Source: an optimization exercise on an open RTL-to-GDS flow (aim: small area). Production flows keep margins and buffers that such runs may drop.
In this exercise RTL edits were held to simulation tests only and were not proved equivalent to the original.
Power is estimated from default activity; no workload was simulated.

### Routed metal, one color a layer

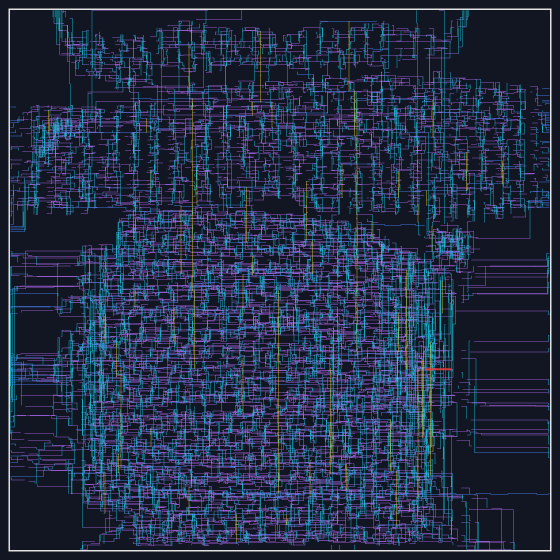
### Power grid

Bar = 100 um. Pins as bars on the die edge. Tap cells in gray.
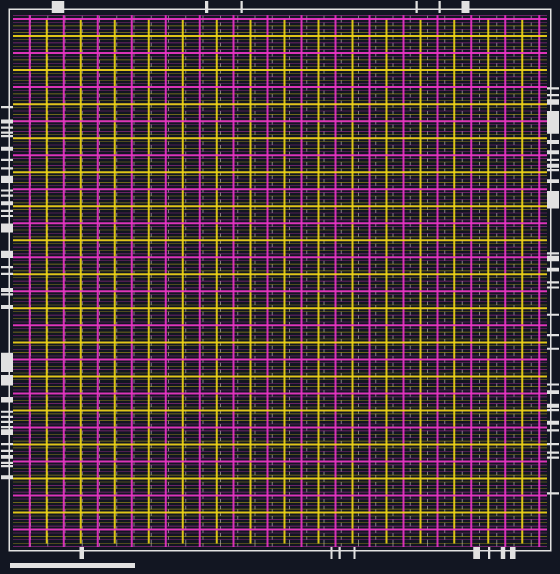
### Top view of the die

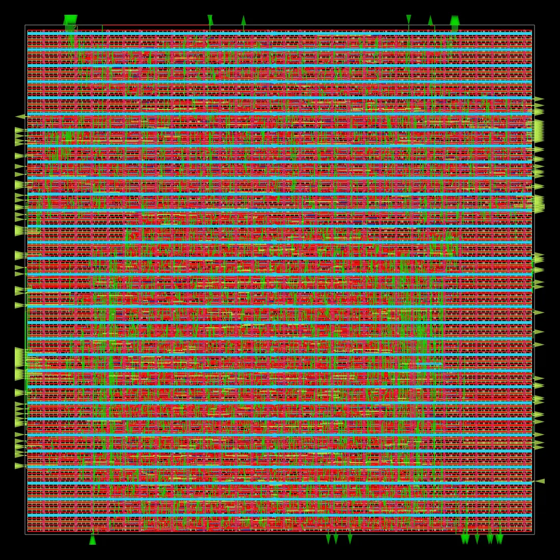
### flow/config.mk
export PLATFORM = sky130hd
export DESIGN_NAME = ethernet_layer
export DESIGN_NICKNAME = ethernet_layer
export VERILOG_FILES = /design/flow/design.v
export SDC_FILE = /design/flow/constraint.sdc
export NUM_CORES = 4
export LEC_CHECK = 0
export CAP_MARGIN = 20
export CORE_MARGIN = 2
export CORE_UTILIZATION = 40
export SLEW_MARGIN = 20
### flow/constraint.sdc
create_clock -name core_clock -period 5.0 [get_ports {clk}]
set_input_delay 1.0000 -clock core_clock [delete_from_list [all_inputs] [get_ports {clk}]]
set_output_delay 1.0000 -clock core_clock [all_outputs]
set_load 0.01 [all_outputs]
### flow/design.v
`timescale 1ns / 1ps
module ethernet_layer (
  input wire clk,
  input wire rst_n,
  output reg [47:0] mac_tx_data,
  output reg mac_tx_valid,
  input wire mac_tx_ready,
  input wire [47:0] mac_rx_data,
  input wire mac_rx_valid,
  output reg mac_rx_ready,
  input wire [31:0] tcp_ip_tx_data,
  input wire tcp_ip_tx_valid,
  output reg tcp_ip_tx_ready,
  output reg [31:0] tcp_ip_rx_data,
  output reg tcp_ip_rx_valid,
  input wire tcp_ip_rx_ready
);
  parameter PREAMBLE = 64'h55555555555555D5;
  parameter SFD = 8'hD5;
  parameter ETH_TYPE_IPV4 = 16'h0800;
  parameter MAC_ADDR_LOCAL = 48'h000A35000001;
  parameter MAC_ADDR_REMOTE = 48'h000A35000002;
  reg [1023:0] tx_buffer;
  reg [10:0] tx_length;
  reg [1023:0] rx_buffer;
  reg [10:0] rx_length;
  always @(posedge clk or negedge rst_n) begin
    if (!rst_n) begin
      tx_length <= 0;
      rx_length <= 0;
      mac_tx_valid <= 0;
      tcp_ip_rx_valid <= 0;
      tcp_ip_tx_ready <= 1;
      mac_rx_ready <= 1;
    end else begin
      if (tcp_ip_tx_valid && tcp_ip_tx_ready) begin
        tx_buffer <= {PREAMBLE, SFD, MAC_ADDR_REMOTE, MAC_ADDR_LOCAL, ETH_TYPE_IPV4, tcp_ip_tx_data};
        tx_length <= 14 + 32;  
      end
      if (mac_tx_ready && tx_length > 0) begin
        mac_tx_data <= tx_buffer[1023:976];
        mac_tx_valid <= 1;
        tx_buffer <= {tx_buffer[975:0], 48'h0};
        tx_length <= tx_length - 6;
      end else begin
        mac_tx_valid <= 0;
      end
      if (mac_rx_valid && mac_rx_ready) begin
        rx_buffer <= {rx_buffer[975:0], mac_rx_data};
        rx_length <= rx_length + 6;
      end
      if (rx_length >= 14 + 32) begin
        if (rx_buffer[1023:976] == MAC_ADDR_LOCAL && rx_buffer[959:944] == ETH_TYPE_IPV4) begin
          tcp_ip_rx_data <= rx_buffer[943:912];  
          tcp_ip_rx_valid <= 1;
        end
        rx_buffer <= {rx_buffer[911:0], 112'h0};
        rx_length <= rx_length - 14 - 32;
      end else if (tcp_ip_rx_ready) begin
        tcp_ip_rx_valid <= 0;
      end
      tcp_ip_tx_ready <= (tx_length == 0);
      mac_rx_ready <= (rx_length < 1024 - 6);
    end
  end
endmodule
### flow/run.sh
#!/bin/bash
# synth_recipe.tcl (not shown) runs the flow's synth.tcl, then flattens the netlist and writes it again
# the make line also repeats each setting of config.mk as NAME=value (left out here)
make -C /OpenROAD-flow-scripts/flow DESIGN_CONFIG=/design/flow/config.mk WORK_HOME=/design/flow/orfs CLKGATE_MAP_FILE= SYNTH_SCRIPT=/design/flow/synth_recipe.tcl finish
==> out/qor.log <==
INFO  worst_setup_path path_buf_inv=1
INFO  worst_setup_path critical-path-slowest-cell=o211a_4
INFO  global_route   grt_most_used_layer=met1
INFO  min_path       worst_hold_path_type=input pin to asynchronous set/reset pin
INFO  routing        routed-wl-met3=5230um
INFO  global_route   grt.met1_usage=0.207
INFO  logic_synthesis synthesis_warnings=1
INFO  clocking       cts.path.max_buffers=3
INFO  timing         max_freq=0.318GHz
INFO  clocking       post_cts_hold_fix_bufs=0
INFO  pwr            power_frac_comb=0.157
INFO  clocking       insertion_delay=0.79ns
INFO  logic_synthesis synthDominantCellAreaShare=0.747
INFO  pwr            total_switching_power=11.5mW
INFO  logic_synthesis synth.top_cells.by_area=edfxtp_1 (75%), nand2_1 (14%), and2_1 (6.9%), buf_2 (0.92%), dfrtp_1 (0.75%)
INFO  logic_synthesis synth_area=73,100um^2
INFO  routing        post-route-drc-count=0
INFO  routing        met1Wirelength=63,700um
INFO  worst_setup_path worst_setup_path_end_kind=flop
INFO  worst_setup_path startpoint_type=flop
INFO  pwr            share_clk_of_total_power=0.301
INFO  pwr            ir_drop=0.284mV
INFO  finish         fraction_of_final_layout_cells_sized_beyond_drive_strength_1=0.0545
INFO  timing         max_slew_violation_total_from_the_final_report=0
INFO  worst_setup_path required=5.40ns
INFO  global_route   largest_net_degree_at_the_start_of_global_routing=352
INFO  logic_synthesis synthCells=5,855
INFO  floorplan      ioPinCount=170
INFO  clocking       register_clock_pin_slew_on_the_reported_worst_setup_and_hold_paths=0.06ns
INFO  flow_run       cap_violations=0
INFO  pwr            power.sequential.total=23.1mW
INFO  logic_synthesis ys_top_cells_by_count=nand2_1 (2,750), edfxtp_1 (1,819), and2_1 (802)
INFO  timing         setup_total_negative_slack=0ns
INFO  pwr            switching_share=0.271
INFO  logic_synthesis seq_area_frac_synth=0.755
INFO  placed_design  place_hpwl=70,600um
INFO  timing         finalHoldWorstSlack=0.226ns
INFO  clocking       cts_htree_levels=4
INFO  logic_synthesis number_of_enable_flip_flop_cells_after_synthesis=1,819
INFO  timing         min_period_over_period=0.630
INFO  logic_synthesis syn-mean-instance-area=12.5um^2
INFO  logic_synthesis synth-seq-cells=1,843
INFO  clocking       clk_root_buffer_cell=clkbuf_16
INFO  global_route   global_route_wire_length_before_repair=197,000um
INFO  routing        maxUsedRoutingLayer=met5
INFO  clocking       cts_inserted_buffers=189
INFO  placed_design  portBuffers=164
INFO  logic_synthesis post-synth-top-area-cell=edfxtp_1
INFO  routing        met2_wirelength=47,500um
INFO  worst_setup_path cp_cell_sequence=ha_2 -> a211oi_2 -> o211a_4 -> nand2_4 -> and2_4 -> buf_12
INFO  routing        first_pass_iters=5
INFO  global_route   grt_pass1_vias=36,239
INFO  logic_synthesis fraction_of_registers_with_async_set_reset=0.0130
INFO  worst_setup_path regToRegStartpoint=rx_length[2]
INFO  pwr            p_int=31.1mW
INFO  timing         report.final.hold_viol_count=0
INFO  worst_setup_path regToRegSetupSlack=1.85ns
INFO  worst_setup_path crit_arrival=3.55ns
INFO  pwr            p_comb=6.67mW
INFO  clocking       clock_tree_from_tritoncts=built
INFO  pwr            pwr.group.clock=12.8mW
INFO  outcome        outcome=timing/DRC/antenna clean
INFO  floorplan      die_area=186,000um^2
INFO  clocking       postcts_setup_bufs=0
INFO  finish         fill_cells=16,318
INFO  floorplan      core_area=181,000um^2
INFO  timing         headroom_to_the_max_slew_limit=0.318
INFO  timing         grt_setup_unrepaired=no
INFO  routing        antenna_violating_nets_post_route=0
INFO  finish         design.final.nets=6,070
INFO  timing         finalCriticalPeriod=3.15ns
INFO  pwr            power.leakage=32.2nW
INFO  timing         setup_violations=0
INFO  pwr            power.density_cell_area=514nW/um^2
INFO  worst_setup_path worstSetupPathType=flop to flop
INFO  timing         clock_skew=0.0204ns
INFO  placed_design  place.gp.congestion=0.759
INFO  routing        drt_first_iter_violations=3,504
INFO  logic_synthesis synth.distinct_cells=53
INFO  global_route   globalRoute.totalOverflow=0
INFO  timing         worst_slew_pin_slew=1.02ns
INFO  global_route   global_route.usage.met2=0.170
INFO  worst_setup_path timing.critical_path.slowest_cell_delay=0.79ns
INFO  routing        route.detailed.vias_per_inst=4.45
INFO  clocking       clkSinkCount=1,843
INFO  pwr            power.largest_group=sequential cells
INFO  worst_setup_path crit_path_max_fanout=119
INFO  global_route   antenna_found_initial=4
INFO  worst_setup_path critical_path.top_delay_family=compound AO/OA/AOI/OAI gates
INFO  floorplan      initial_utilization=0.404
INFO  worst_setup_path startpoint=rx_length[2]
INFO  finish         area_delta_synth_final=13.4%
INFO  logic_synthesis synthFlopType=edfxtp_1
INFO  pwr            design_power_total=42.6mW
INFO  global_route   met3_routing_resource_usage_after_global_routing=0.0269
INFO  floorplan      die_w=432um
INFO  pwr            pwr-share-seq=0.542
INFO  logic_synthesis synthMostInstantiatedCell=nand2_1
INFO  clocking       cts_resized=0
INFO  floorplan      die_height=432um
About 'Routed metal, one color a layer':
Key: metal 2 = cyan [wire length 47.5 mm]; metal 1 = purple [wire length 63.7 mm]; metal 3 = blue [wire length 5,230 um]; metal 5 = red [wire length 19.3 um]; metal 4 = yellow [wire length 2,800 um]
wire per inst: 14.0 um
GRT Resource Usage Total: 0.128
routed wire length: 119,000 um
count of vias placed by the detailed router: 37,771

About 'Power grid':
Key: VDD = yellow; VSS = magenta
170 signal pins sit on the boundary. 157 met1 rails follow the rows. 31 straps on met5. 2,370 tap cells. 31 straps on met4.

About 'Top view of the die':
site row count: 156
final core utilization: 0.458

## per-stage QoR
| stage | area [um^2] | worst slack (ns) | utilization | cells |
|---|---|---|---|---|
| final | 82900 | 1.85 | 0.458 | 8496 |
| after global placement | 77300 | 1.28 | 0.427 | 8159 |
| after CTS | 82900 | 1.79 | 0.458 | 8494 |
| after floorplan | 73200 | -3.85 | - | 5859 |
| after detailed placement | 77300 | 1.15 | 0.427 | 8159 |
| after global routing | 82900 | 1.67 | 0.458 | 8495 |
## area by class of cell
| class | count | area (um^2) | share of cell area |
|---|---|---|---|
| clock inverter | 80 | 500 | 0.00603 |
| timing repair buffer | 244 | 2710 | 0.0326 |
| inverter | 4 | 30.0 | 0.000362 |
| antenna | 1 | 2.50 | 0.0000302 |
| sequential | 1843 | 55200 | 0.666 |
| tap | 2370 | 2970 | 0.0357 |
| multi-input combinational | 3699 | 16400 | 0.198 |
| clock buffer | 255 | 5090 | 0.0614 |
## sequential cells by signal, indices dropped and copies added (netlist names), 10 cells and up
signal / count
mac_tx_data: 35
rx_length: 10
tx_buffer: 728
rx_buffer: 1024
tcp_ip_rx_data: 32
tx_length: 10
## worst paths after layout
| path | end | depth (start not counted) |
|---|---|---|
| setup / recovery | rx_buffer[275] | 6 |
| hold / removal | rx_length[7] | 1 |
| setup reg to reg | rx_buffer[275] | 6 |
| hold reg to reg | mac_tx_data[2] | 0 |
| max in group asynchronous | tcp_ip_tx_ready | 2 |
| min in group core_clock | mac_tx_data[2] | 0 |
## logic make-up (layout without fill, tap and decap cells)
kind of cell	count (synthesis)	count (layout)	share of synthesized area
adders and majority gates	3	3	0.000513
xor gates and xnor gates	7	7	0.000839
DFF	1843	1843	0.755
AOI/OAI and AO/OA	32	32	0.00373
muxes	6	6	0.000839
other	1	6	0.0000513
buffers and inverters	317	583	0.0208
and+or+nand+nor	3646	3646	0.218
## cells in the final DEF, fill, tap and decap left out, types with 22 or more instances in the layout
cell type | synthesis | final
buf_12 | 0 | 36
clkbuf_16 | 0 | 194
clkinv_1 | 0 | 43
dfrtp_1 | 22 | 22
edfxtp_1 | 1819 | 1819
buf_4 | 30 | 43
clkdlybuf4s50_1 | 0 | 163
nand2_1 | 2750 | 2748
and2_1 | 802 | 799
nand2b_1 | 41 | 41
clkbuf_1 | 130 | 60

==> static timing again, ports no longer ideal <==
In the flow no input, the clock included, has a driving cell. The finished layout below was timed again as built, in two steps.
Step 1 assumes that a clkbuf_16 drives the clock port and a buf_2 every other input.
Step 2 moves the port delays by t, midway between the first and last clock arrival at a register: inputs arrive t later, outputs are due t later. That takes back most of the time a late clock gives input paths.
Three values: ideal, step 1, step 2; two values: the first two.
shift t [ns]: 0.869
slack for setup (ns): 1.852 / 1.852 / 1.043
hold slack, ns: 0.226 / 0.175 / 0.417
latest minus earliest clock arrival (ns): 0.031 / 0.031
After both steps setup and hold are still met in this run. The setup slack of this run moves by 0.000 ns with the drivers and by -0.809 ns with both steps.
